What follows belongs to an exercise in optimizing a design on an open flow for a short achievable clock period and few clock cycles; a production flow would make more cautious choices.
Function was checked by simulation only, so behaviour that the tests miss may differ from the original.
Power and IR drop assume default switching activity.

==> design.v <==
module PC_plus_4(
input logic [31:0] i_pc,
output logic [31:0] o_pc_next
);
assign o_pc_next = i_pc + 4;
endmodule 
module alu(
  input logic  [31:0] i_operand_a,
  input logic  [31:0] i_operand_b,
  input logic  [3:0]  i_alu_op, 
  output logic [31:0] o_alu_data
);
  localparam [3:0]OP_ADD  = 4'b0000,
					   OP_SUB  = 4'b0001,
					   OP_SLL  = 4'b0010,
					   OP_SLT  = 4'b0011,
					   OP_SLTU = 4'b0100,
					   OP_XOR  = 4'b0101,
					   OP_SRL  = 4'b0110,
					   OP_SRA  = 4'b0111,
					   OP_OR   = 4'b1000,
					   OP_AND  = 4'b1001,
					   OP_OPB  = 4'b1010;
  logic [32:0]temp, stage1, stage2, stage3, stage4;
  assign temp = {1'b0, i_operand_a} + ~{1'b0, i_operand_b} + 32'b1;
  always_comb begin: proc_alu
    stage1 = 32'b0;
    stage2 = 32'b0;
    stage3 = 32'b0;
    stage4 = 32'b0;
    case(i_alu_op)
      OP_ADD: o_alu_data = i_operand_a + i_operand_b;
      OP_SUB: o_alu_data = temp[31:0];	
      OP_XOR: o_alu_data = i_operand_a ^ i_operand_b;
      OP_OR : o_alu_data = i_operand_a | i_operand_b;
      OP_AND: o_alu_data = i_operand_a & i_operand_b;
      OP_SLT: begin  
	     if(i_operand_a[31] ^ i_operand_b[31] == 1'b0) o_alu_data = {31'b0,temp[31]};
	     else o_alu_data = {31'b0,i_operand_a[31]};
      end
      OP_SLTU: o_alu_data = {31'b0,temp[32]};
      OP_SLL: begin
        stage1     = i_operand_b[0] ? {i_operand_a[30:0], 1'b0} : i_operand_a[31:0];
	     stage2     = i_operand_b[1] ? {stage1[29:0]    , 2'b0}  : stage1[31:0];
	     stage3     = i_operand_b[2] ? {stage2[27:0]    , 4'b0}  : stage2[31:0];
	     stage4     = i_operand_b[3] ? {stage3[23:0]    , 8'b0}  : stage3[31:0];
	     o_alu_data = i_operand_b[4] ? {stage4[15:0]    , 16'b0} : stage4[31:0];
      end
      OP_SRL: begin
        stage1     = i_operand_b[0] ? {1'b0 , i_operand_a[31:1]}: i_operand_a[31:0];
	     stage2     = i_operand_b[1] ? {2'b0 , stage1[31:2]}     : stage1[31:0];
	     stage3     = i_operand_b[2] ? {4'b0 , stage2[31:4]}     : stage2[31:0];
	     stage4     = i_operand_b[3] ? {8'b0 , stage3[31:8]}     : stage3[31:0];
	     o_alu_data = i_operand_b[4] ? {16'b0, stage4[31:16]}    : stage4[31:0];
      end
      OP_SRA: begin
        stage1     = i_operand_b[0] ? {i_operand_a[31] , i_operand_a[31:1]} : i_operand_a[31:0];
	     stage2     = i_operand_b[1] ? {{2{stage1[31]}} , stage1[31:2]}      : stage1[31:0];
	     stage3     = i_operand_b[2] ? {{4{stage2[31]}} , stage2[31:4]}      : stage2[31:0];
	     stage4     = i_operand_b[3] ? {{8{stage3[31]}}, stage3[31:8]}       : stage3[31:0];
	     o_alu_data = i_operand_b[4] ? {{16{stage4[31]}}, stage4[31:16]}     : stage4[31:0];
      end
      OP_OPB: o_alu_data = i_operand_b;
      default o_alu_data = 32'b0;
    endcase
  end
endmodule 
module brc(
	input logic i_br_un,  
	input logic [31:0] i_rs1_data, i_rs2_data,
	output logic o_br_less, o_br_equal
);
	logic [32:0]sub;
	assign sub = {1'b0, i_rs1_data} + ~{1'b0, i_rs2_data} + 32'b1;
  always_comb begin
		o_br_equal = (i_rs1_data == i_rs2_data);
		if(i_br_un == 0) begin
			if(i_rs1_data[31] ^ i_rs2_data[31] == 1'b0) o_br_less = sub[31];
			else o_br_less = i_rs1_data[31];
		end else o_br_less = sub[32];
	end
endmodule 
module brc_taken_n_forwarding(
	input  logic [31:0] i_inst,
	input  logic 		  i_br_less,
	input  logic  		  i_br_equal,
	output logic		  brc_taken
);
	localparam [4:0]	B_TYPE = 5'b11000,
							JAL    = 5'b11011,
							JALR   = 5'b11001;
	localparam [2:0]	BEQ  = 3'b000,
							BNE  = 3'b001,
							BLT  = 3'b100,
							BGE  = 3'b101,
							BLTU = 3'b110,
							BGEU = 3'b111;
	localparam 			pc_four     = 1'b0,
							pc_plus_imm = 1'b1;
	always_comb begin: proc_decoder_o_pc
		if(i_inst[6:2] == B_TYPE) begin  
			case(i_inst[14:12])  
				BEQ  : brc_taken   = i_br_equal;
				BNE  : brc_taken   = ~i_br_equal;
				BLT  : brc_taken   = i_br_less;
				BGE  : brc_taken   = ~i_br_less;
				BLTU : brc_taken   = i_br_less;
				BGEU : brc_taken   = ~i_br_less;
				default: brc_taken   = pc_four;
			endcase
		end else if((i_inst[6:2] == JAL) || (i_inst[6:2] == JALR)) brc_taken = pc_plus_imm;
		else brc_taken = pc_four;
	end		  
endmodule 
module control_unit_pipeline	(
	input logic  [31:0] i_inst,
	output logic 		  o_rd_wren, o_insn_vld, o_br_un, o_opa_sel, o_opb_sel, o_mem_wren, o_mem_rden,  
	output logic		  o_rs1_en, o_rs2_en,
	output logic [3:0]  o_alu_op,
	output logic [1:0]  o_wb_sel
);
localparam R_TYPE = 5'b01100,
			  I_TYPE = 5'b00100,
			  I_LOAD = 5'b00000,
			  S_TYPE = 5'b01000,
			  B_TYPE = 5'b11000,
			  JAL    = 5'b11011,
			  JALR   = 5'b11001,
			  AUIPC  = 5'b00101,
			  LUI    = 5'b01101;
localparam [3:0]OP_ADD  = 4'b0000,
					 OP_SUB  = 4'b0001,
					 OP_SLL  = 4'b0010,
					 OP_SLT  = 4'b0011,
					 OP_SLTU = 4'b0100,
					 OP_XOR  = 4'b0101,
					 OP_SRL  = 4'b0110,
					 OP_SRA  = 4'b0111,
					 OP_OR   = 4'b1000,
					 OP_AND  = 4'b1001,
					 OP_OPB  = 4'b1010;
localparam [2:0]ADD  = 3'b000, 
					 SLL  = 3'b001,
					 SLT  = 3'b010,
					 SLTU = 3'b011,
					 XOR  = 3'b100,
					 SRL  = 3'b101, 
					 OR   = 3'b110,
					 AND  = 3'b111;
localparam [2:0]BEQ  = 3'b000,
					 BNE  = 3'b001,
					 BLT  = 3'b100,
					 BGE  = 3'b101,
					 BLTU = 3'b110,
					 BGEU = 3'b111;
localparam [2:0]SB   = 3'b000,
					 SH   = 3'b001,
					 SW	= 3'b010;
localparam [2:0]LB   = 3'b000,
					 LH   = 3'b001,
					 LW	= 3'b010,
					 LBU  = 3'b100,
					 LHU  = 3'b101;
localparam rs1_sel     = 1'b0;
localparam pc_sel      = 1'b1;
localparam rs2_sel     = 1'b0;
localparam imm_sel     = 1'b1;
localparam unvalid     = 1'b0;
localparam valid       = 1'b1;
localparam rd_unwr     = 1'b0,
			  rd_wr       = 1'b1;
localparam wb_pc_four  = 2'b00,
			  wb_alu_data = 2'b01,
			  wb_lsu_data = 2'b10;
localparam br_unsign   = 1'b1,
			  br_sign     = 1'b0;
always_comb begin: proc_control
 case(i_inst[6:2])  
  R_TYPE: begin 
	o_rs1_en	  = valid;
	o_rs2_en	  = valid;
	o_rd_wren  = rd_wr; 
	o_insn_vld = valid;
	o_br_un    = br_unsign;
	o_opa_sel  = rs1_sel;
	o_opb_sel  = rs2_sel; 
	case(i_inst[14:12])  
	 ADD : o_alu_op = (i_inst[30]) ? OP_SUB:OP_ADD;  
	 SLL : o_alu_op = OP_SLL;
	 SLT : o_alu_op = OP_SLT;
	 SLTU: o_alu_op = OP_SLTU;
	 XOR : o_alu_op = OP_XOR;
	 SRL : o_alu_op = (i_inst[30]) ? OP_SRA:OP_SRL;  
	 OR  : o_alu_op = OP_OR;
	 AND : o_alu_op = OP_AND;
	endcase
	o_mem_wren = unvalid;
	o_mem_rden = unvalid;
	o_wb_sel   = wb_alu_data;
  end
  I_TYPE: begin
	o_rs1_en	  = valid;
	o_rs2_en	  = unvalid;	
	o_rd_wren  = rd_wr;
   o_insn_vld = valid;
	o_br_un    = br_unsign;
	o_opa_sel  = rs1_sel;
	o_opb_sel  = imm_sel;
	case(i_inst[14:12])  
	 ADD : o_alu_op = OP_ADD;
	 SLL : o_alu_op = OP_SLL;
	 SLT : o_alu_op = OP_SLT;
	 SLTU: o_alu_op = OP_SLTU;
	 XOR : o_alu_op = OP_XOR;
	 SRL : o_alu_op = (i_inst[30]) ? OP_SRA:OP_SRL;  
	 OR  : o_alu_op = OP_OR;
	 AND : o_alu_op = OP_AND;
	endcase
	o_mem_wren = unvalid;
	o_mem_rden = unvalid;
	o_wb_sel   = wb_alu_data;
  end
  I_LOAD: begin 
	o_rs1_en	  = valid;
	o_rs2_en	  = unvalid;
	o_rd_wren  = rd_wr;
	o_insn_vld = ((i_inst[14:12] == LB)||(i_inst[14:12] == LH)||(i_inst[14:12] == LW)||(i_inst[14:12] == LBU)||(i_inst[14:12] == LHU)) ? valid:unvalid;
	o_br_un    = br_unsign;
	o_opa_sel  = rs1_sel;
	o_opb_sel  = imm_sel;
	o_alu_op   = OP_ADD;
	o_mem_wren = unvalid;
	o_mem_rden = valid;
	o_wb_sel   = wb_lsu_data;
  end
  S_TYPE: begin
	o_rs1_en	  = valid;
	o_rs2_en	  = valid;
	o_rd_wren  = rd_unwr;
	o_insn_vld = ((i_inst[14:12] == SB)||(i_inst[14:12] == SH)||(i_inst[14:12] == SW)) ? valid:unvalid;
	o_br_un    = br_unsign;
	o_opa_sel  = rs1_sel;
	o_opb_sel  = imm_sel;
	o_alu_op   = OP_ADD;
	o_mem_wren = valid;
	o_mem_rden = unvalid;
	o_wb_sel   = wb_lsu_data;
  end
  B_TYPE: begin
   o_rs1_en	  = valid;
	o_rs2_en	  = valid;
	o_rd_wren  = rd_unwr;
	o_opa_sel  = pc_sel;
	o_opb_sel  = imm_sel;
	o_alu_op   = OP_ADD;
	o_wb_sel   = wb_alu_data;
	o_mem_wren = unvalid;
	o_mem_rden = unvalid;
	case(i_inst[14:12])  
	 BEQ  : begin
	  o_insn_vld = valid;
	  o_br_un    = br_sign;
	 end
	 BNE  : begin
	  o_insn_vld = valid;
	  o_br_un    = br_sign;
	 end
	 BLT  : begin
	  o_insn_vld = valid;
	  o_br_un    = br_sign;
	 end
	 BGE  : begin
	  o_insn_vld = valid;
	  o_br_un    = br_sign;
	 end
	 BLTU : begin
	  o_insn_vld = valid;
	  o_br_un    = br_unsign;
	 end
	 BGEU : begin
	  o_insn_vld = valid;
	  o_br_un    = br_unsign;
	 end
	 default: begin
	  o_insn_vld = unvalid;
	  o_br_un    = br_unsign;
	 end
	endcase
  end
  JAL: begin 
	o_rs1_en	  = unvalid;
	o_rs2_en	  = unvalid;
	o_rd_wren  = rd_wr; 
	o_insn_vld = valid;
	o_br_un    = br_unsign;
	o_opa_sel  = pc_sel;  
	o_opb_sel  = imm_sel;
	o_alu_op   = OP_ADD;
	o_mem_wren = unvalid;
	o_mem_rden = unvalid;
	o_wb_sel   = wb_pc_four;
  end
  JALR: begin
	o_rs1_en	  = valid;
	o_rs2_en	  = unvalid;
	o_rd_wren  = rd_wr; 
	o_insn_vld = valid;
	o_br_un    = br_unsign;
	o_opa_sel  = rs1_sel;
	o_opb_sel  = imm_sel;
	o_alu_op   = OP_ADD;
	o_mem_wren = unvalid;
	o_mem_rden = unvalid;
	o_wb_sel   = wb_pc_four;
  end
  AUIPC: begin 
	o_rs1_en	  = unvalid;
	o_rs2_en	  = unvalid;
	o_rd_wren  = rd_wr; 
	o_insn_vld = valid;
	o_br_un    = br_unsign;
	o_opa_sel  = pc_sel;
	o_opb_sel  = imm_sel;
	o_alu_op   = OP_ADD;
	o_mem_wren = unvalid;
	o_mem_rden = unvalid;
	o_wb_sel   = wb_alu_data;
  end
  LUI: begin
	o_rs1_en	  = unvalid;
	o_rs2_en	  = unvalid;
	o_rd_wren  = rd_wr; 
	o_insn_vld = valid;
	o_br_un    = br_unsign;
	o_opa_sel  = rs1_sel;
	o_opb_sel  = imm_sel;
	o_alu_op   = OP_OPB;
	o_mem_wren = unvalid;
	o_mem_rden = unvalid;
	o_wb_sel   = wb_alu_data;
  end
  default: begin
	o_rs1_en	  = unvalid;
	o_rs2_en	  = unvalid;
	o_rd_wren  = rd_unwr;
   o_insn_vld = unvalid;
	o_br_un    = br_unsign;
	o_opa_sel  = rs1_sel;
	o_opb_sel  = rs2_sel;
	o_alu_op   = OP_ADD;
	o_mem_wren = unvalid;
	o_mem_rden = unvalid;
	o_wb_sel   = wb_alu_data;
  end
 endcase
end
endmodule 
module forwarding_unit(
	input logic  [31:0] i_ID_inst,
	input logic  [31:0] i_EX_inst,
	input logic  [31:0] i_MEM_inst,
	input logic			  i_MEM_rd_wren,
	input logic  [31:0] i_WB_inst,
	input logic			  i_WB_rd_wren,
	output logic		o_forward_rs1_sel,
	output logic		o_forward_rs2_sel,
	output logic [1:0]  o_forward_a_sel,
	output logic [1:0]  o_forward_b_sel
);	
	localparam [1:0] no_forward  = 2'b00,
						  mem_forward = 2'b10,
						  wb_forward  = 2'b01;
	localparam regfile_forward 		= 1'b1,
			   regfile_non_forward 	= 1'b0;
	logic [4:0] ID_rs1_addr, ID_rs2_addr, EX_rs1_addr, EX_rs2_addr, MEM_rd_addr, WB_rd_addr;
	assign ID_rs1_addr = i_ID_inst[19:15];
	assign ID_rs2_addr = i_ID_inst[24:20];	
	assign EX_rs1_addr = i_EX_inst[19:15];
	assign EX_rs2_addr = i_EX_inst[24:20];
	assign MEM_rd_addr = i_MEM_inst[11:7];
	assign WB_rd_addr	 = i_WB_inst[11:7];
	always_comb begin: proc_forward_detect
		if(i_WB_rd_wren & (WB_rd_addr != 5'b0) & (WB_rd_addr == ID_rs1_addr)) o_forward_rs1_sel = regfile_forward;
		else o_forward_rs1_sel = regfile_non_forward;
 		if(i_WB_rd_wren & (WB_rd_addr != 5'b0) & (WB_rd_addr == ID_rs2_addr)) o_forward_rs2_sel = regfile_forward;
		else o_forward_rs2_sel = regfile_non_forward;
		if(i_MEM_rd_wren & (MEM_rd_addr != 5'b0) & (MEM_rd_addr == EX_rs1_addr)) 		o_forward_a_sel = mem_forward;
		else if (i_WB_rd_wren & (WB_rd_addr != 5'b0) & (WB_rd_addr == EX_rs1_addr))	o_forward_a_sel = wb_forward;
		else o_forward_a_sel = no_forward;
		if(i_MEM_rd_wren & (MEM_rd_addr != 5'b0) & (MEM_rd_addr == EX_rs2_addr)) 		o_forward_b_sel = mem_forward;
		else if (i_WB_rd_wren & (WB_rd_addr != 5'b0) & (WB_rd_addr == EX_rs2_addr))	o_forward_b_sel = wb_forward;
		else o_forward_b_sel = no_forward;		
	end
endmodule 
module hazard_detect(
	input logic  [31:0] i_EX_inst,    
	input logic			  i_EX_rd_wren,
	input logic  [31:0] i_ID_inst,
	input logic			  i_rs1_en,		 
	input logic			  i_rs2_en,		 
	input logic	 [31:0]	i_WB_inst,
	input logic	 		i_WB_rd_wren,
	output logic 		  o_pc_en,
	output logic		  o_IF_ID_stall,
	output logic		  o_ID_EX_flush
);
	logic [4:0] ID_rs1_addr, ID_rs2_addr, EX_rd_addr, WB_rd_addr;
	logic [6:0] EX_opcode;
	assign ID_rs1_addr = i_ID_inst[19:15];
	assign ID_rs2_addr = i_ID_inst[24:20];
	assign EX_opcode   = i_EX_inst[6:0];
	assign EX_rd_addr  = i_EX_inst[11:7];
	assign WB_rd_addr  = i_WB_inst[11:7];
	logic load_hazard, wb_hazard;
	assign load_hazard = (EX_opcode == 7'h3) && (EX_rd_addr != 5'b0) && ((EX_rd_addr == ID_rs1_addr) || (EX_rd_addr == ID_rs2_addr));
	always_comb begin: proc_stall_flush
 if(load_hazard) begin
			o_pc_en 				= 1'b0;
			o_IF_ID_stall		= 1'b1;
			o_ID_EX_flush		= 1'b1;
		end else begin
			o_pc_en 				= 1'b1;
			o_IF_ID_stall		= 1'b0;
			o_ID_EX_flush		= 1'b0;
		end
	end
endmodule 
module immgen(
input logic [31:0] i_inst,
output logic [31:0] o_imm);
localparam  
	   I_TYPE = 5'b00100,
	   I_LOAD = 5'b00000,
	   S_TYPE = 5'b01000,
	   B_TYPE = 5'b11000,
	   JAL    = 5'b11011,
	   JALR   = 5'b11001,
	   AUIPC  = 5'b00101,
	   LUI    = 5'b01101;
always_comb begin: proc_imm_gen
 case(i_inst[6:2])
  I_TYPE: o_imm = {{21{i_inst[31]}}, i_inst[30:20]};
  I_LOAD: o_imm = {{21{i_inst[31]}}, i_inst[30:20]};
  JALR  : o_imm = {{21{i_inst[31]}}, i_inst[30:20]};
  S_TYPE: o_imm = {{21{i_inst[31]}}, i_inst[30:25], i_inst[11:7]};
  B_TYPE: o_imm = {{20{i_inst[31]}}, i_inst[7], i_inst[30:25], i_inst[11:8],1'b0};
  JAL   : o_imm = {{12{i_inst[31]}}, i_inst[19:12], i_inst[20], i_inst[30:21],1'b0};
  LUI   : o_imm = {i_inst[31:12], 12'b0};
  AUIPC : o_imm = {i_inst[31:12], 12'b0};
  default: o_imm = 32'b0;
 endcase
end
endmodule
module mux2_1(
  input logic sel,
  input logic [31:0] i_data_0, i_data_1,
  output logic [31:0] o_data
);
  assign o_data = (sel)?i_data_1:i_data_0;
endmodule
module mux4_1(
  input logic [1:0] sel,
  input logic [31:0] i_data_0, i_data_1, i_data_2, i_data_3,
  output logic [31:0] o_data
);
  always_comb begin: proc_mux4_1
    case(sel)
      2'h0: o_data = i_data_0;
      2'h1: o_data = i_data_1;
      2'h2: o_data = i_data_2;
      2'h3: o_data = i_data_3;
    endcase
  end
endmodule
module pc(
  input logic i_clk, i_rst_n, i_en_pc,
  input logic [31:0] i_pc_next,
  output logic [31:0] o_pc
);
  logic [31:0] next_pc, present_pc;
  always_comb begin: proc_en_pc
    next_pc = i_en_pc ? i_pc_next : present_pc; 
  end
  always_ff @(posedge i_clk or negedge i_rst_n) begin: proc_pc
    if(i_rst_n == 0) present_pc <= 32'b0;
    else  present_pc <= next_pc;
end
  assign o_pc = present_pc;
endmodule 
module regfile(
  input logic i_clk, i_rst_n, i_rd_wren,  
  input logic [4:0]i_rs1_addr, i_rs2_addr, i_rd_addr,  
  input logic [31:0]i_rd_data,
  output logic [31:0]o_rs1_data, o_rs2_data
);
  logic [31:0][31:0] registers;
  always_ff @(posedge i_clk or negedge i_rst_n) begin: proc_registers_update
    if(i_rst_n == 1'b0) registers <= '0;
    else if(i_rd_wren && i_rd_addr != 5'd0) registers[i_rd_addr] <= i_rd_data;
  end
  assign o_rs1_data = (i_rs1_addr != 5'd0) ? registers[i_rs1_addr] : 32'b0;
  assign o_rs2_data = (i_rs2_addr != 5'd0) ? registers[i_rs2_addr] : 32'b0;
endmodule
	module input_buffer(
  input  logic [2:0]  i_control,  
  input  logic [7:0]  i_in_buf_addr,
  input  logic [31:0] i_io_sw, 
  input  logic [3:0]  i_io_btn,
  output logic [31:0] o_in_buf_data
);
  parameter I_BUF_SIZE = 32;
  logic [7:0] in_buffer [I_BUF_SIZE - 1:0];
  localparam [7:0] sw_addr  = 8'h00,
						 btn_addr = 8'h10,
						 end_addr = 8'h1F;
  localparam [2:0] LB   = 3'b000,
					    LH   = 3'b001,
					    LW   = 3'b010,
					    LBU  = 3'b100,
					    LHU  = 3'b101;
  logic [7:0] addr_even;
  logic [7:0] temp [3:0];
  assign in_buffer[sw_addr]     = i_io_sw[7:0];
  assign in_buffer[sw_addr + 1] = i_io_sw[15:8];
  assign in_buffer[sw_addr + 2] = i_io_sw[23:16];
  assign in_buffer[sw_addr + 3] = i_io_sw[31:24];
  assign in_buffer[btn_addr]    = {4'h0, i_io_btn};
  genvar g;
  generate
    for (g = 0; g < I_BUF_SIZE; g++) begin: gen_unused
      if (g > 3 && g != btn_addr) begin: gen_zero
        assign in_buffer[g] = 8'h00;
      end
    end
  endgenerate
  assign addr_even = i_in_buf_addr & 8'hFE;
  always_comb begin: proc_check_out_data
    if(addr_even <= end_addr)     temp[0] = in_buffer[addr_even];
	 else temp[0] = 8'h00;
	 if(addr_even + 1 <= end_addr) temp[1] = in_buffer[addr_even + 1];
	 else temp[1] = 8'h00;
	 if(addr_even + 2 <= end_addr) temp[2] = in_buffer[addr_even + 2];
	 else temp[2] = 8'h00;
	 if(addr_even + 3 <= end_addr) temp[3] = in_buffer[addr_even + 3];
	 else temp[3] = 8'h00;
  end
  always_comb begin: proc_select_out_data
    case(i_control)
	   LB : begin
		  if(i_in_buf_addr <= end_addr) o_in_buf_data = {{24{in_buffer[i_in_buf_addr][7]}}, in_buffer[i_in_buf_addr]};
		  else o_in_buf_data = 32'h0;
		end
		LH : o_in_buf_data = {{16{temp[1][7]}}, temp[1], temp[0]};
		LW : o_in_buf_data = {temp[3], temp[2], temp[1], temp[0]};
		LBU: begin
		  if(i_in_buf_addr <= end_addr) o_in_buf_data = {24'h0, in_buffer[i_in_buf_addr]};
		  else o_in_buf_data = 32'h0;
		end
		LHU: o_in_buf_data = {16'h0, temp[1], temp[0]};
		default: o_in_buf_data = 32'h0;
	 endcase 
  end
endmodule 
module output_buffer(
  input  logic        i_clk,
  input  logic        i_rst_n, 
  input  logic [15:0] i_out_buf_addr, 
  input  logic [31:0] i_out_buf_data,  
  input  logic        i_lsu_wren, 
  input  logic [2:0]  i_control,  
  output logic [31:0] o_out_buf_data,  
  output logic [31:0] o_io_ledr,     
  output logic [31:0] o_io_ledg,     
  output logic [6:0]  o_io_hex0,     
  output logic [6:0]  o_io_hex1,     
  output logic [6:0]  o_io_hex2,     
  output logic [6:0]  o_io_hex3,     
  output logic [6:0]  o_io_hex4,     
  output logic [6:0]  o_io_hex5,     
  output logic [6:0]  o_io_hex6,     
  output logic [6:0]  o_io_hex7,    
  output logic [31:0] o_io_lcd
);
  parameter O_BUF_SIZE = 64;
  logic [7:0] out_buffer [O_BUF_SIZE - 1:0];
  logic [7:0] temp [3:0];
  localparam [2:0] LB   = 3'b000,
					    LH   = 3'b001,
					    LW   = 3'b010,
					    LBU  = 3'b100,
					    LHU  = 3'b101;
  localparam [15:0] red_addr   = 8'h00,
						  green_addr = 8'h10,
						  hex0_addr  = 8'h20,
						  hex1_addr  = 8'h21,
						  hex2_addr  = 8'h22,
						  hex3_addr  = 8'h23,
						  hex4_addr  = 8'h24,
						  hex5_addr  = 8'h25,
						  hex6_addr  = 8'h26,
						  hex7_addr  = 8'h27,
						  lcd_addr   = 8'h30,
						  end_addr   = 8'h3F;
  logic [7:0] addr_even;
  logic o_buf_sel;
  assign addr_even = i_out_buf_addr[7:0] & 8'hFE;
  assign o_buf_sel = (i_out_buf_addr[15:8] == 8'h70);
  always_ff @(posedge i_clk) begin: proc_write_out_buffer
    if(~i_rst_n) begin
	   out_buffer[red_addr]      <= 8'b0;
		out_buffer[red_addr + 1]  <= 8'b0;
		out_buffer[red_addr + 2]  <= 8'b0;
		out_buffer[green_addr]    <= 8'b0;
		out_buffer[hex0_addr]     <= 8'b0; 
		out_buffer[hex1_addr]     <= 8'b0;
		out_buffer[hex2_addr]     <= 8'b0;
		out_buffer[hex3_addr]     <= 8'b0;
		out_buffer[hex4_addr]     <= 8'b0;
		out_buffer[hex5_addr]     <= 8'b0;
		out_buffer[hex6_addr]     <= 8'b0;
		out_buffer[hex7_addr]     <= 8'b0;
	 end else if(i_lsu_wren && o_buf_sel) begin
	   case(i_control[1:0])
		  2'b00: if(i_out_buf_addr[7:0] <= end_addr) out_buffer[i_out_buf_addr[7:0]] = i_out_buf_data[7:0];
		  2'b01: begin
		    if(addr_even <= end_addr)     out_buffer[addr_even]     = i_out_buf_data[7:0];
			 if(addr_even <= end_addr + 1) out_buffer[addr_even + 1] = i_out_buf_data[15:8];
		  end
		  2'b10: begin
		    if(addr_even <= end_addr)     out_buffer[addr_even]     = i_out_buf_data[7:0];
			 if(addr_even <= end_addr + 1) out_buffer[addr_even + 1] = i_out_buf_data[15:8];
			 if(addr_even <= end_addr + 2) out_buffer[addr_even + 2] = i_out_buf_data[23:16];
			 if(addr_even <= end_addr + 3) out_buffer[addr_even + 3] = i_out_buf_data[31:24];
		  end
		endcase
	 end
  end
  always_comb begin: proc_check_out_data
    if(addr_even <= end_addr)     temp[0] = out_buffer[addr_even];
	 else temp[0] = 8'h00;
	 if(addr_even + 1 <= end_addr) temp[1] = out_buffer[addr_even + 1];
	 else temp[1] = 8'h00;
	 if(addr_even + 2 <= end_addr) temp[2] = out_buffer[addr_even + 2];
	 else temp[2] = 8'h00;
	 if(addr_even + 3 <= end_addr) temp[3] = out_buffer[addr_even + 3];
	 else temp[3] = 8'h00;
  end
  always_comb begin: proc_select_out_data
    case(i_control)
	   LB : begin
		  if(i_out_buf_addr[7:0] <= end_addr) o_out_buf_data = {{24{out_buffer[i_out_buf_addr[7:0]][7]}}, out_buffer[i_out_buf_addr[7:0]]};
		  else o_out_buf_data = 32'h0;
		end
		LH : o_out_buf_data = {{16{temp[1][7]}}, temp[1], temp[0]};
		LW : o_out_buf_data = {temp[3], temp[2], temp[1], temp[0]};
	   LBU: begin
		  if(i_out_buf_addr[7:0] <= end_addr) o_out_buf_data = {24'h0, out_buffer[i_out_buf_addr[7:0]]};
		  else o_out_buf_data = 32'h0;
		end
		LHU: o_out_buf_data = {16'h0, temp[1], temp[0]};
		default: o_out_buf_data = 32'h0;
	 endcase
  end
  assign o_io_ledr = {out_buffer[red_addr + 3]  , out_buffer[red_addr + 2]  , out_buffer[red_addr + 1]   , out_buffer[red_addr]};
  assign o_io_ledg = {out_buffer[green_addr + 3], out_buffer[green_addr + 2], out_buffer[green_addr  + 1], out_buffer[green_addr]};
  assign o_io_hex0 = out_buffer[hex0_addr][6:0];
  assign o_io_hex1 = out_buffer[hex1_addr][6:0];
  assign o_io_hex2 = out_buffer[hex2_addr][6:0];
  assign o_io_hex3 = out_buffer[hex3_addr][6:0];
  assign o_io_hex4 = out_buffer[hex4_addr][6:0];
  assign o_io_hex5 = out_buffer[hex5_addr][6:0];
  assign o_io_hex6 = out_buffer[hex6_addr][6:0];
  assign o_io_hex7 = out_buffer[hex7_addr][6:0];
  assign o_io_lcd  = {out_buffer[lcd_addr + 3], out_buffer[lcd_addr + 2], out_buffer[lcd_addr + 1], out_buffer[lcd_addr]};
endmodule 
module lsu(
  input  logic        i_clk,
  input  logic        i_rst_n,
  input  logic [31:0] i_lsu_addr,   
  input  logic [31:0] i_st_data,    
  input  logic        i_lsu_wren,
  input  logic [2:0]  i_control,  
  output logic [31:0] o_ld_data,    
  output logic [31:0] o_io_ledr,     
  output logic [31:0] o_io_ledg,     
  output logic [6:0]  o_io_hex0,     
  output logic [6:0]  o_io_hex1,     
  output logic [6:0]  o_io_hex2,     
  output logic [6:0]  o_io_hex3,     
  output logic [6:0]  o_io_hex4,     
  output logic [6:0]  o_io_hex5,     
  output logic [6:0]  o_io_hex6,     
  output logic [6:0]  o_io_hex7,    
  output logic [31:0] o_io_lcd,      
  input  logic [31:0] i_io_sw,    
  input  logic [3:0]  i_io_btn,
  output logic [15:0] o_dmem_addr,
  output logic [31:0] o_dmem_wdata,
  output logic        o_dmem_wren,
  output logic [2:0]  o_dmem_ctrl,
  input  logic [31:0] i_dmem_rdata
);
  logic [31:0] in_buf_data, out_buft_data, o_dmem_data ;
  always_comb begin: proc_mux_ld_data
    if(i_lsu_addr[15:8] == 8'h78) o_ld_data = in_buf_data;
	 else if (i_lsu_addr[15:8] == 8'h70) o_ld_data = out_buft_data;
	 else if ((i_lsu_addr[15:12] == 4'h2) || (i_lsu_addr[15:12] == 4'h3)) o_ld_data = o_dmem_data;
	 else o_ld_data = 32'h0;
  end
  input_buffer i_buf_mem(
  .i_control(i_control),
  .i_in_buf_addr(i_lsu_addr[7:0]),
  .i_io_sw(i_io_sw), 
  .i_io_btn(i_io_btn),
  .o_in_buf_data(in_buf_data)
  );
  output_buffer o_buf_mem(
  .i_clk(i_clk),
  .i_rst_n(i_rst_n), 
  .i_out_buf_addr(i_lsu_addr[15:0]),    
  .i_out_buf_data(i_st_data),    
  .i_lsu_wren(i_lsu_wren),
  .i_control(i_control),  
  .o_out_buf_data(out_buft_data),    
  .o_io_ledr(o_io_ledr),     
  .o_io_ledg(o_io_ledg),     
  .o_io_hex0(o_io_hex0),     
  .o_io_hex1(o_io_hex1),     
  .o_io_hex2(o_io_hex2),     
  .o_io_hex3(o_io_hex3),     
  .o_io_hex4(o_io_hex4),     
  .o_io_hex5(o_io_hex5),     
  .o_io_hex6(o_io_hex6),     
  .o_io_hex7(o_io_hex7),    
  .o_io_lcd(o_io_lcd)
);
  assign o_dmem_addr  = i_lsu_addr[15:0];
  assign o_dmem_wdata = i_st_data;
  assign o_dmem_wren  = i_lsu_wren;
  assign o_dmem_ctrl  = i_control;
  assign o_dmem_data  = i_dmem_rdata;
endmodule
module IF_ID(
	input logic 		  i_clk,
	input logic			  i_rst_n,
	input logic			  i_flush,
	input logic			  i_stall,
	input logic			  i_IF_mispred,
	input logic  [31:0] i_IF_pc_four,
	input logic  [31:0] i_IF_pc,
	input logic  [31:0] i_IF_inst,
	output logic		  o_ID_mispred,
	output logic [31:0] o_ID_pc_four,
	output logic [31:0] o_ID_pc,
	output logic [31:0] o_ID_inst
);
	always_ff @(posedge i_clk or negedge i_rst_n) begin: proc_IF_to_ID
		if(~i_rst_n) begin
			o_ID_pc_four <= 32'b0;
			o_ID_pc		 <= 32'b0;
			o_ID_inst	 <= 32'b0;
			o_ID_mispred <= 1'b0;
		end else if((~i_stall) & i_flush) begin
			o_ID_pc_four <= 32'b0;
			o_ID_pc		 <= 32'b0;
			o_ID_inst	 <= 32'b0;
			o_ID_mispred <= 1'b0;
		end else if(~i_stall) begin
			o_ID_pc_four <= i_IF_pc_four;
			o_ID_pc		 <= i_IF_pc;
			o_ID_inst	 <= i_IF_inst;
			o_ID_mispred <= i_IF_mispred;
		end
	end
endmodule 
module ID_EX(
	input logic 		  i_clk,
	input logic			  i_rst_n,
	input logic			  i_flush,
	input logic  [31:0] i_ID_pc_four,
	input logic  [31:0] i_ID_pc,	
	input logic  [31:0] i_ID_inst,	 
	input logic			  i_ID_mispred,
	output logic [31:0] o_EX_pc_four,
	output logic [31:0] o_EX_pc,  
	output logic [31:0] o_EX_inst,	 
	output logic		  o_EX_mispred,
	input logic	 [31:0] i_ID_imm_data,
	output logic [31:0] o_EX_imm_data,
	input logic  [31:0] i_ID_rs1_data,
	input logic  [31:0] i_ID_rs2_data,
	output logic [31:0] o_EX_rs1_data,
	output logic [31:0] o_EX_rs2_data,
	input logic  		  i_ID_rd_wren, 	 
	input logic			  i_ID_opa_sel,
	input logic			  i_ID_opb_sel,
	input logic			  i_ID_mem_wren,	 
	input logic  [3:0]  i_ID_alu_op,
	input logic			  i_ID_br_un,
	input logic  [1:0]  i_ID_wb_sel,
	input logic			  i_ID_insn_vld,
	output logic		  o_EX_rd_wren, 	 
	output logic		  o_EX_opa_sel,
	output logic		  o_EX_opb_sel,
	output logic		  o_EX_mem_wren,	 
	output logic [3:0]  o_EX_alu_op,
	output logic		  o_EX_br_un,
	output logic [1:0]  o_EX_wb_sel,
	output logic		  o_EX_insn_vld
);
	always_ff @(posedge i_clk or negedge i_rst_n) begin: proc_ID_to_EX
		if(~i_rst_n) begin
			o_EX_insn_vld	<= 1'b0;
			o_EX_pc_four	<= 32'b0;
			o_EX_pc			<= 32'b0;
			o_EX_inst		<= 32'b0;
			o_EX_mispred	<= 1'b0;
			o_EX_imm_data	<= 32'b0;
			o_EX_rs1_data	<= 32'b0;
			o_EX_rs2_data	<= 32'b0;
			o_EX_rd_wren	<= 1'b0;
			o_EX_opa_sel	<= 1'b0;
			o_EX_opb_sel	<= 1'b0;
			o_EX_mem_wren	<= 1'b0;
			o_EX_alu_op		<= 4'b0;
			o_EX_br_un		<= 1'b0;
			o_EX_wb_sel		<= 2'b10;
		end else if(i_flush) begin
			o_EX_insn_vld	<= 1'b0;
			o_EX_pc_four	<= 32'b0;
			o_EX_pc			<= 32'b0;
			o_EX_inst		<= 32'b0;
			o_EX_mispred	<= 1'b1;
			o_EX_imm_data	<= 32'b0;
			o_EX_rs1_data	<= 32'b0;
			o_EX_rs2_data	<= 32'b0;
			o_EX_rd_wren	<= 1'b0;
			o_EX_opa_sel	<= 1'b0;
			o_EX_opb_sel	<= 1'b0;
			o_EX_mem_wren	<= 1'b0;
			o_EX_alu_op		<= 4'b0;
			o_EX_br_un		<= 1'b0;
			o_EX_wb_sel		<= 2'b10;
		end else begin
			o_EX_insn_vld	<= i_ID_insn_vld;
			o_EX_pc_four	<= i_ID_pc_four;
			o_EX_pc			<= i_ID_pc;
			o_EX_inst		<= i_ID_inst;
			o_EX_mispred	<= i_ID_mispred;
			o_EX_imm_data	<= i_ID_imm_data;
			o_EX_rs1_data	<= i_ID_rs1_data;
			o_EX_rs2_data	<= i_ID_rs2_data;
			o_EX_rd_wren	<= i_ID_rd_wren;
			o_EX_opa_sel	<= i_ID_opa_sel;
			o_EX_opb_sel	<= i_ID_opb_sel;
			o_EX_mem_wren	<= i_ID_mem_wren;
			o_EX_alu_op		<= i_ID_alu_op;
			o_EX_br_un		<= i_ID_br_un;
			o_EX_wb_sel		<= i_ID_wb_sel;
		end
	end
endmodule 
module EX_MEM(
	input logic 		  i_clk,
	input logic 		  i_rst_n,
	input logic  [31:0] i_EX_pc,			 
	input logic  [31:0] i_EX_pc_four,	 
	input logic  [31:0] i_EX_inst,		 
	input logic			  i_EX_mispred,
	output logic [31:0] o_MEM_pc,
	output logic [31:0] o_MEM_pc_four,
	output logic [31:0] o_MEM_inst,
	output logic		  o_MEM_mispred,
	input logic  [31:0] i_EX_alu_data,	 
	input logic  [31:0] i_EX_rs2_data,	 
	output logic [31:0] o_MEM_alu_data,	
	output logic [31:0] o_MEM_rs2_data,	
	input logic 		  i_EX_mem_wren,
	input logic 		  i_EX_rd_wren,
	input logic  [1:0]  i_EX_wb_sel,
	input logic			  i_EX_insn_vld,
	output logic 		  o_MEM_mem_wren,
	output logic 		  o_MEM_rd_wren,
	output logic [1:0]  o_MEM_wb_sel,
	output logic		  o_MEM_insn_vld
);
	always_ff @(posedge i_clk or negedge i_rst_n) begin: proc_EX_MEM
		if(~i_rst_n) begin
			o_MEM_pc			<= 32'b0;
			o_MEM_pc_four	<= 32'b0;
			o_MEM_inst		<= 32'b0;
			o_MEM_mispred	<= 1'b0;
			o_MEM_alu_data	<= 32'b0;
			o_MEM_rs2_data	<= 32'b0;
			o_MEM_mem_wren	<= 1'b0;
			o_MEM_rd_wren	<= 1'b0;
			o_MEM_wb_sel	<= 2'b01;
			o_MEM_insn_vld <= 1'b0;
		end else begin
			o_MEM_pc			<= i_EX_pc;
			o_MEM_pc_four	<= i_EX_pc_four;
			o_MEM_inst		<= i_EX_inst;
			o_MEM_mispred	<= i_EX_mispred;
			o_MEM_alu_data	<= i_EX_alu_data;
			o_MEM_rs2_data	<= i_EX_rs2_data;
			o_MEM_mem_wren	<= i_EX_mem_wren;
			o_MEM_rd_wren	<= i_EX_rd_wren;
			o_MEM_wb_sel	<= i_EX_wb_sel;
			o_MEM_insn_vld <= i_EX_insn_vld;
		end
	end
endmodule 
module MEM_WB (
	input  logic 		  i_clk,
	input  logic 		  i_rst_n,
	input logic  [31:0] i_MEM_pc,			 
	input logic  [31:0] i_MEM_pc_four,	 
	input logic  [31:0] i_MEM_inst,		 
	input logic			  i_MEM_mispred,
	output logic [31:0] o_WB_pc,
	output logic [31:0] o_WB_pc_four,
	output logic [31:0] o_WB_inst,
	output logic		  o_WB_mispred,
	input logic  [31:0] i_MEM_alu_data,
	input logic  [31:0] i_MEM_ld_data,
	output logic [31:0] o_WB_alu_data,
	output logic [31:0] o_WB_ld_data,
	input logic 		  i_MEM_rd_wren,
	input logic  [1:0]  i_MEM_wb_sel,
	input logic			  i_MEM_insn_vld,
	output logic 		  o_WB_rd_wren,
	output logic [1:0]  o_WB_wb_sel,
	output logic		  o_WB_insn_vld
);
	always_ff @(posedge i_clk or negedge i_rst_n) begin: proc_MEM_WB
		if(~i_rst_n) begin
			o_WB_pc			<= 32'b0;
			o_WB_pc_four	<= 32'b0;
			o_WB_inst		<= 32'b0;
			o_WB_mispred	<= 1'b0;
			o_WB_alu_data	<= 32'b0;
			o_WB_ld_data	<= 32'b0;
			o_WB_wb_sel		<= 2'b01;
			o_WB_rd_wren	<= 1'b0;
			o_WB_insn_vld	<= 1'b0;
		end else begin
			o_WB_pc			<= i_MEM_pc;
			o_WB_pc_four	<= i_MEM_pc_four;
			o_WB_inst		<= i_MEM_inst;
			o_WB_mispred	<= i_MEM_mispred;
			o_WB_alu_data	<= i_MEM_alu_data;
			o_WB_ld_data	<= i_MEM_ld_data;
			o_WB_wb_sel		<= i_MEM_wb_sel;
			o_WB_rd_wren	<= i_MEM_rd_wren;
			o_WB_insn_vld	<= i_MEM_insn_vld;
		end
	end
endmodule 
module pipelined(
  input  logic 		 i_clk, i_rst_n,
  input  logic [3:0]  i_io_btn,
  input  logic [31:0] i_io_sw,
  output logic 		 o_insn_vld,
  output logic [31:0] o_pc_debug, o_io_ledr, o_io_ledg, o_io_lcd,
  output logic [6:0]  o_io_hex0, o_io_hex1, o_io_hex2, o_io_hex3, o_io_hex4, o_io_hex5, o_io_hex6, o_io_hex7,
  output logic [31:0] o_imem_addr,
  input  logic [31:0] i_imem_data,
  output logic [15:0] o_dmem_addr,
  output logic [31:0] o_dmem_wdata,
  output logic        o_dmem_wren,
  output logic [2:0]  o_dmem_ctrl,
  input  logic [31:0] i_dmem_rdata
);
	wire [31:0] pc, pc_next, pc_four;
	wire		brc_taken;	
	logic		IF_mispred;
	wire [31:0] alu_data;
	wire [31:0] instruction;
	wire [31:0]	ID_pc_four, ID_pc, ID_inst;
	wire		ID_mispred;
	wire 		rd_wren, insn_vld, br_un, opa_sel, opb_sel, mem_wren, rs1_en, rs2_en;
	wire [1:0]  wb_sel;
	wire [3:0]  alu_op;
	wire [4:0]  rs1_addr, rs2_addr, rd_addr;
	wire [31:0] rs1_data, rs2_data, wb_data;
	assign rs1_addr = ID_inst[19:15];
	assign rs2_addr = ID_inst[24:20];
	wire [31:0] immgen_data;
	wire 			EX_mispred, EX_insn_vld;
	wire [31:0]	EX_pc, EX_pc_four, EX_inst;
	wire [31:0]	EX_imm_data, EX_rs1_data, EX_rs2_data;
	wire			EX_rd_wren, EX_opa_sel, EX_opb_sel, EX_mem_wren, EX_br_un;
	wire [1:0]	EX_wb_sel;
	wire [3:0]	EX_alu_op;
	wire		br_less, br_equal;
	wire [31:0] operand_a;
	wire [31:0] operand_b;
	wire			MEM_mispred, MEM_insn_vld, MEM_mem_wren, MEM_rd_wren;
	wire [31:0] MEM_pc, MEM_pc_four, MEM_inst;
	wire [31:0]	MEM_alu_data, MEM_forward_b_data;
	wire [1:0]	MEM_wb_sel;
	wire [31:0] ld_data;
	wire [2:0]  MEM_func3;
	assign MEM_func3 = MEM_inst[14:12];
	wire		WB_mispred, WB_insn_vld, WB_rd_wren;
	wire [31:0]	WB_pc, WB_pc_four, WB_inst;
	wire [31:0] WB_alu_data, WB_ld_data;
	wire [1:0]	WB_wb_sel;
	wire		pc_hazard_en, ID_IF_hazard_stall, ID_EX_hazard_flush, ID_EX_flush;
	assign ID_EX_flush = ID_EX_hazard_flush | brc_taken;
	wire [1:0]	forward_a_sel, forward_b_sel; 
	wire [31:0]	forward_a_data, forward_b_data; 
	wire 		forward_rs1_sel, forward_rs2_sel;
	wire [31:0] forward_rs1_data, forward_rs2_data;
	assign IF_mispred = 1'b1;
	pc PC(
	.i_clk(i_clk),
	.i_rst_n(i_rst_n),
	.i_en_pc(pc_hazard_en),
	.i_pc_next(pc_next),
	.o_pc(pc)
	);
	PC_plus_4 PC_four(
	.i_pc(pc),
	.o_pc_next(pc_four)
	);
	mux2_1 PC_select(
	.sel(brc_taken),
	.i_data_0(pc_four),
	.i_data_1(alu_data),
	.o_data(pc_next)
	);
	assign o_imem_addr = pc;
	assign instruction = i_imem_data;
	IF_ID IF_ID_m(
	.i_clk(i_clk),
	.i_rst_n(i_rst_n),
	.i_flush(brc_taken),
	.i_stall(ID_IF_hazard_stall),
	.i_IF_mispred(IF_mispred),
	.i_IF_pc_four(pc_four),
	.i_IF_pc(pc),
	.i_IF_inst(instruction),
	.o_ID_mispred(ID_mispred),
	.o_ID_pc_four(ID_pc_four),
	.o_ID_pc(ID_pc),
	.o_ID_inst(ID_inst)
	);
	control_unit_pipeline ctrl(
	.i_inst(ID_inst),
	.o_rd_wren(rd_wren),
	.o_insn_vld(insn_vld),
	.o_br_un(br_un),
	.o_opa_sel(opa_sel),
	.o_opb_sel(opb_sel),
	.o_mem_wren(mem_wren),
	.o_mem_rden(),
	.o_rs1_en(rs1_en), 
	.o_rs2_en(rs2_en),
	.o_alu_op(alu_op),
	.o_wb_sel(wb_sel)
	);
	regfile reg_file(
	.i_clk(i_clk),
	.i_rst_n(i_rst_n),
	.i_rd_wren(WB_rd_wren),
	.i_rs1_addr(rs1_addr),
	.i_rs2_addr(rs2_addr),
	.i_rd_addr(rd_addr),
	.i_rd_data(wb_data),
	.o_rs1_data(rs1_data), 
	.o_rs2_data(rs2_data)  
	);
	mux2_1 forward_rs1(
	.sel(forward_rs1_sel),
	.i_data_0(rs1_data),
	.i_data_1(wb_data),
	.o_data(forward_rs1_data)
	);
	mux2_1 forward_rs2(
	.sel(forward_rs2_sel),
	.i_data_0(rs2_data),
	.i_data_1(wb_data),
	.o_data(forward_rs2_data)
	);
	immgen immediate(
	.i_inst(ID_inst),
	.o_imm(immgen_data)
	);
	ID_EX ID_EX_m(
	.i_clk(i_clk),
	.i_rst_n(i_rst_n),
	.i_flush(ID_EX_flush),
	.i_ID_pc_four(ID_pc_four),
	.i_ID_pc(ID_pc),	
	.i_ID_inst(ID_inst),	 
	.i_ID_mispred(ID_mispred),
	.o_EX_pc_four(EX_pc_four),
	.o_EX_pc(EX_pc),  
	.o_EX_inst(EX_inst),	 
	.o_EX_mispred(EX_mispred),
	.i_ID_imm_data(immgen_data),
	.o_EX_imm_data(EX_imm_data),
	.i_ID_rs1_data(forward_rs1_data),
	.i_ID_rs2_data(forward_rs2_data),
	.o_EX_rs1_data(EX_rs1_data),
	.o_EX_rs2_data(EX_rs2_data),
	.i_ID_rd_wren(rd_wren), 	 
	.i_ID_opa_sel(opa_sel),
	.i_ID_opb_sel(opb_sel),
	.i_ID_mem_wren(mem_wren),	 
	.i_ID_alu_op(alu_op),
	.i_ID_br_un(br_un),
	.i_ID_wb_sel(wb_sel),
	.i_ID_insn_vld(insn_vld & (|ID_inst)),
	.o_EX_rd_wren(EX_rd_wren), 	 
	.o_EX_opa_sel(EX_opa_sel),
	.o_EX_opb_sel(EX_opb_sel),
	.o_EX_mem_wren(EX_mem_wren),	 
	.o_EX_alu_op(EX_alu_op),
	.o_EX_br_un(EX_br_un),
	.o_EX_wb_sel(EX_wb_sel),
	.o_EX_insn_vld(EX_insn_vld)
	);
	mux4_1 forward_a(
	.sel(forward_a_sel),
	.i_data_0(EX_rs1_data),
	.i_data_1(wb_data),
	.i_data_2(MEM_alu_data),
	.i_data_3(32'b0),
	.o_data(forward_a_data)
	);
	mux4_1 forward_b(
	.sel(forward_b_sel),
	.i_data_0(EX_rs2_data),
	.i_data_1(wb_data),
	.i_data_2(MEM_alu_data),
	.i_data_3(32'b0),
	.o_data(forward_b_data)
	);
	brc branch(
	.i_br_un(EX_br_un),
	.i_rs1_data(forward_a_data),
	.i_rs2_data(forward_b_data),
	.o_br_less(br_less),
	.o_br_equal(br_equal)
	);
	brc_taken_n_forwarding brc_taken_unit(
	.i_inst(EX_inst),
	.i_br_less(br_less),
	.i_br_equal(br_equal),
	.brc_taken(brc_taken)  
	);
	mux2_1 OPA_sel(
	.sel(EX_opa_sel),
	.i_data_0(forward_a_data),
	.i_data_1(EX_pc),
	.o_data(operand_a)
	);
	mux2_1 OPB_sel(
	.sel(EX_opb_sel),
	.i_data_0(forward_b_data),
	.i_data_1(EX_imm_data),
	.o_data(operand_b)
	);
	alu arith_logic(
	.i_operand_a(operand_a),
	.i_operand_b(operand_b),
	.i_alu_op(EX_alu_op),
	.o_alu_data(alu_data)
	);
	EX_MEM EX_MEM_m(
	.i_clk(i_clk),
	.i_rst_n(i_rst_n),
	.i_EX_pc(EX_pc),			 
	.i_EX_pc_four(EX_pc_four),	 
	.i_EX_inst(EX_inst),		 
	.i_EX_mispred(EX_mispred),
	.o_MEM_pc(MEM_pc),
	.o_MEM_pc_four(MEM_pc_four),
	.o_MEM_inst(MEM_inst),
	.o_MEM_mispred(MEM_mispred),
	.i_EX_alu_data(alu_data),	 
	.i_EX_rs2_data(forward_b_data),	 
	.o_MEM_alu_data(MEM_alu_data),	
	.o_MEM_rs2_data(MEM_forward_b_data),	
	.i_EX_mem_wren(EX_mem_wren),
	.i_EX_rd_wren(EX_rd_wren),
	.i_EX_wb_sel(EX_wb_sel),
	.i_EX_insn_vld(EX_insn_vld),
	.o_MEM_mem_wren(MEM_mem_wren),
	.o_MEM_rd_wren(MEM_rd_wren),
	.o_MEM_wb_sel(MEM_wb_sel),
	.o_MEM_insn_vld(MEM_insn_vld)
);
	lsu load_store_unit(
	.i_clk(i_clk),
	.i_rst_n(i_rst_n),
	.i_lsu_addr(MEM_alu_data),
	.i_st_data(MEM_forward_b_data),
	.i_lsu_wren(MEM_mem_wren),
	.i_control(MEM_func3),
	.o_ld_data(ld_data),
	.o_io_ledr(o_io_ledr),
	.o_io_ledg(o_io_ledg),
	.o_io_hex0(o_io_hex0),
	.o_io_hex1(o_io_hex1),
	.o_io_hex2(o_io_hex2),
	.o_io_hex3(o_io_hex3),
	.o_io_hex4(o_io_hex4),
	.o_io_hex5(o_io_hex5),
	.o_io_hex6(o_io_hex6),
	.o_io_hex7(o_io_hex7),
	.o_io_lcd (o_io_lcd),
	.i_io_sw  (i_io_sw),
	.i_io_btn (i_io_btn),
	.o_dmem_addr(o_dmem_addr),
	.o_dmem_wdata(o_dmem_wdata),
	.o_dmem_wren(o_dmem_wren),
	.o_dmem_ctrl(o_dmem_ctrl),
	.i_dmem_rdata(i_dmem_rdata)
	);
	MEM_WB MEM_WB_m(
	.i_clk(i_clk),
	.i_rst_n(i_rst_n),
	.i_MEM_pc(MEM_pc),			 
	.i_MEM_pc_four(MEM_pc_four),	 
	.i_MEM_inst(MEM_inst),		 
	.i_MEM_mispred(MEM_mispred),
	.o_WB_pc(WB_pc),
	.o_WB_pc_four(WB_pc_four),
	.o_WB_inst(WB_inst),
	.o_WB_mispred(WB_mispred),
	.i_MEM_alu_data(MEM_alu_data),
	.i_MEM_ld_data(ld_data),
	.o_WB_alu_data(WB_alu_data),
	.o_WB_ld_data(WB_ld_data),
	.i_MEM_rd_wren(MEM_rd_wren),
	.i_MEM_wb_sel(MEM_wb_sel),
	.i_MEM_insn_vld(MEM_insn_vld),
	.o_WB_rd_wren(WB_rd_wren),
	.o_WB_wb_sel(WB_wb_sel),
	.o_WB_insn_vld(WB_insn_vld)
	);
	mux4_1 WB_sel(
	.sel(WB_wb_sel),
	.i_data_0(WB_pc_four),
	.i_data_1(WB_alu_data),
	.i_data_2(WB_ld_data),
	.i_data_3(32'b0),
	.o_data(wb_data)
	);
	assign rd_addr  = WB_inst[11:7];
	hazard_detect hazard_detect_unit(
	.i_EX_inst(EX_inst),    
	.i_EX_rd_wren(EX_rd_wren),
	.i_ID_inst(ID_inst),
	.i_rs1_en(rs1_en),		 
	.i_rs2_en(rs2_en),		 
	.i_WB_inst(WB_inst),
	.i_WB_rd_wren(WB_rd_wren),
	.o_pc_en(pc_hazard_en),
	.o_IF_ID_stall(ID_IF_hazard_stall),
	.o_ID_EX_flush(ID_EX_hazard_flush)
	);
	forwarding_unit forwarding_unit_m(
	.i_ID_inst(ID_inst),
	.i_EX_inst(EX_inst),
	.i_MEM_inst(MEM_inst),
	.i_MEM_rd_wren(MEM_rd_wren),
	.i_WB_inst(WB_inst),
	.i_WB_rd_wren(WB_rd_wren),
	.o_forward_rs1_sel(forward_rs1_sel),
	.o_forward_rs2_sel(forward_rs2_sel),
	.o_forward_a_sel(forward_a_sel),
	.o_forward_b_sel(forward_b_sel)
	);	
	always_ff @(posedge i_clk) begin
		if(~i_rst_n) begin
			o_insn_vld <= 1'b0;
		end else begin
			o_insn_vld <= WB_insn_vld;
		end
		o_pc_debug 	<= WB_pc;
	end
endmodule 
==> run.sh <==
#!/bin/bash
# synth_recipe.tcl (not shown) runs the flow's synth.tcl, then flattens the netlist and writes it again
# the make line also repeats each setting of config.mk as NAME=value (left out here)
make -C /OpenROAD-flow-scripts/flow DESIGN_CONFIG=/design/flow/config.mk WORK_HOME=/design/flow/orfs CLKGATE_MAP_FILE= SYNTH_SCRIPT=/design/flow/synth_recipe.tcl finish
==> config.mk <==
export PLATFORM = sky130hd
export DESIGN_NAME = pipelined
export DESIGN_NICKNAME = pipelined
export VERILOG_FILES = /design/flow/design.v
export SDC_FILE = /design/flow/constraint.sdc
export NUM_CORES = 4
export LEC_CHECK = 0
export CAP_MARGIN = 20
export CORE_MARGIN = 2
export CORE_UTILIZATION = 40
export PLACE_DENSITY = 0.6
export SLEW_MARGIN = 20
==> constraint.sdc <==
create_clock -name core_clock -period 8.0 [get_ports {i_clk}]
set_input_delay 1.6000 -clock core_clock [delete_from_list [all_inputs] [get_ports {i_clk}]]
set_output_delay 1.6000 -clock core_clock [all_outputs]
set_load 0.01 [all_outputs]
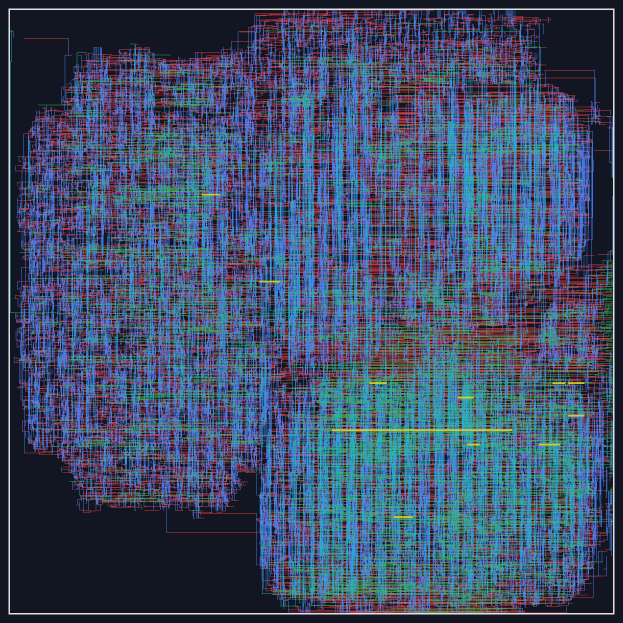
Fig. 1. Routed metal, one colour a layer.
Key: red = metal 1 [wire length 226 mm]; green = metal 3 [wire length 73.7 mm]; yellow = metal 5 [wire length 312 um]; blue = metal 2 [wire length 257 mm]; cyan = metal 4 [wire length 41.7 mm]

==> flow_metrics.tcl <==
set metrics [dict create \
    reg2reg_to "ID_EX_m.o_EX_rs2_data[19]" \
    pg_comb_uw 22900 \
    syn_area_mm2 0.126 \
    yosysUniqueCellTypes 117 \
    wl_per_cell_um 38.2 \
    seq_share 0.395 \
    p_leak_uw 0.0580 \
    globalplace.congestion 1.05 \
    power_clock_uw 12000 \
    path_cells "inv_1, ha_1, nor3b_1, ha_1, nor2b_1, nand2_1, nor2_4, buf_4, nor2_1, o31ai_1, inv_1, ha_1, nand4_1, nor4_1, nand3_1, xnor2_1, a31oi_1, o21a_4, nand2_4, buf_12, a211oi_1" \
    cp.required_ps 8790 \
    whs_endpoint "o_pc_debug[27]" \
    drive_above_1_share 0.218 \
    rsz0062_at_grt "no" \
    top_register "reg_file.registers" \
    cts_buffers 240 \
    pwr-share-clk 0.230 \
    synth_ff_type "dfrtp_1" \
    top_regs "reg_file.registers: 1024 flops, load_store_unit.o_buf_mem.out_buffer: 512 flops" \
    synth_edf_count 512 \
    intPower_uw 29600 \
    first_global_vias 101000 \
    nNonClkBuffers 840 \
    wirelength_um 599000 \
    synth_mux_area_frac 0.247 \
    syn_nets 11700 \
    num_vias 106000 \
    multi_input_area_share 0.453 \
    overflow 0 \
    maxCapViolations 0 \
    cp.arrival_ps 8350 \
    max_slew.worst_pin.slew_ps 1300 \
    top_area_cell_class "multi-input gates" \
    synth_most_common_cell "dfrtp_1" \
    nonClockInverterCount 158 \
    rrSetupSlack_ps 440 \
    clk-insertion-delay-late_ps 1000 \
    setup_ws_ps 440 \
    hpwl_um 417000 \
    grt_antenna_before_repair 63 \
    worstHoldStart "MEM_WB_m.o_WB_pc[27]" \
    tapCellCount 4160 \
    clk_pin_slew_ps 70 \
    startpoint "MEM_WB_m.o_WB_inst[7]" \
    synth-seq-cells 2164 \
    comb_power_share 0.441 \
    cp_slowest_stage_delay_ps 770 \
    grt_pass1_wl_um 828000 \
    syn_inst 11400 \
    critPathSlowestCell "o31ai_1" \
    outcome "no timing/DRC/antenna violations" \
    end_kind "flip-flop" \
    drv_slew 0 \
    maxPowerGroup "combinational cells" \
    cp_top_family "simple AND/OR/NAND/NOR gates" \
    avgViaCountPerCell 6.75 \
    pin_count 371 \
    drc 0 \
    ant_nets 0 \
    crit_fanout 72 \
    comb.multi_input.count 7870 \
    seq_area_frac_synth 0.447 \
    dp_slack_ps 548 \
    synth-adder-area-share 0.0147 \
    cts_buffer_depth 4 \
    cts_root_buffer "clkbuf_16" \
    fin_util 0.456 \
    path_class "flip-flop to flip-flop" \
    power_uw 51900 \
    fin_worst_skew_ps 105 \
    start_util 0.402 \
    row_count 206 \
    largest_reg_flops 1024 \
    die_w_um 566 \
    dieHeight_um 566 \
    area_delta_synth_final_pct 13.4 \
    avgSynthCellArea_um2 11.1 \
    wl_met3_um 73700 \
    worst-path-stages 21 \
    die_area_mm2 0.321 \
    grt_use_total 0.366 \
    yosysWarnings 21 \
    stdcell_count 15700 \
    multi_input_area_mm2 0.0649 \
    r2r_start "MEM_WB_m.o_WB_inst[7]" \
    synth_top_area_cell "dfrtp_1" \
    cts_tree "built" \
    antenna_cells 51 \
    tns_ps 0 \
    synth_top_family_by_area "multiplexers" \
    cts_setup_buffers 0 \
    async_flop_share 0.748 \
]
Testbench counts, summed over its fixed seeds: cycles 45,490.
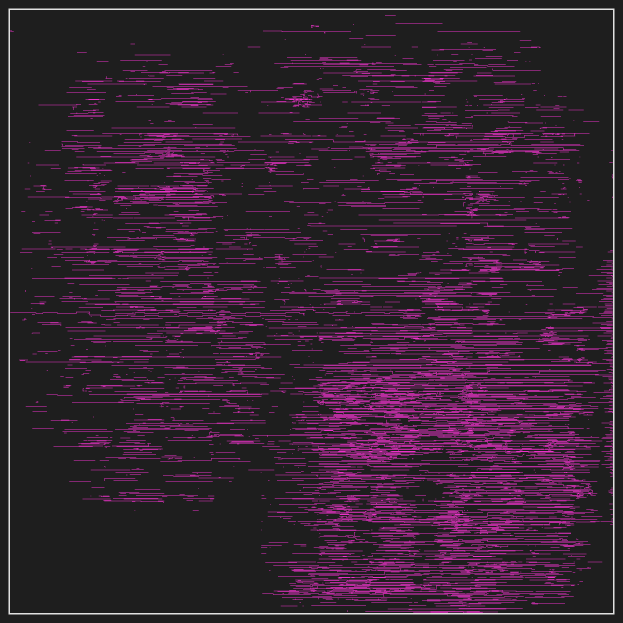
Fig. 2. Metal 3.
The layer holds 12% of the routed length. 2026 nets have wire on it. The longest straight run is 195 um. The layer carries 73.7 mm of wire.

afterwards: timing with drivers on the ports:
How much do the figures lean on ideal ports? The routed layout below was timed once more, with nothing changed but the port constraints.
Step 1, drivers: a clkbuf_16 drives i_clk and a buf_2 each remaining input, both assumed.
Step 2 times the ports against the registers' clock, not the clock port: input delays grow and output delays shrink by t, the midpoint of the rising clock arrivals with the driver on.
Three values: no drivers, after step 1, after step 2; two values: the first two.
t (ns): 1.041
slack for setup (ns): 0.440 / 0.440 / 0.440
worst setup path at the end: register to register
cell pins on the clock port's net: 1
After both steps setup and hold are still met in this run. For this run, drivers alone change the setup slack by 0.000 ns; drivers and shift together by 0.000 ns.
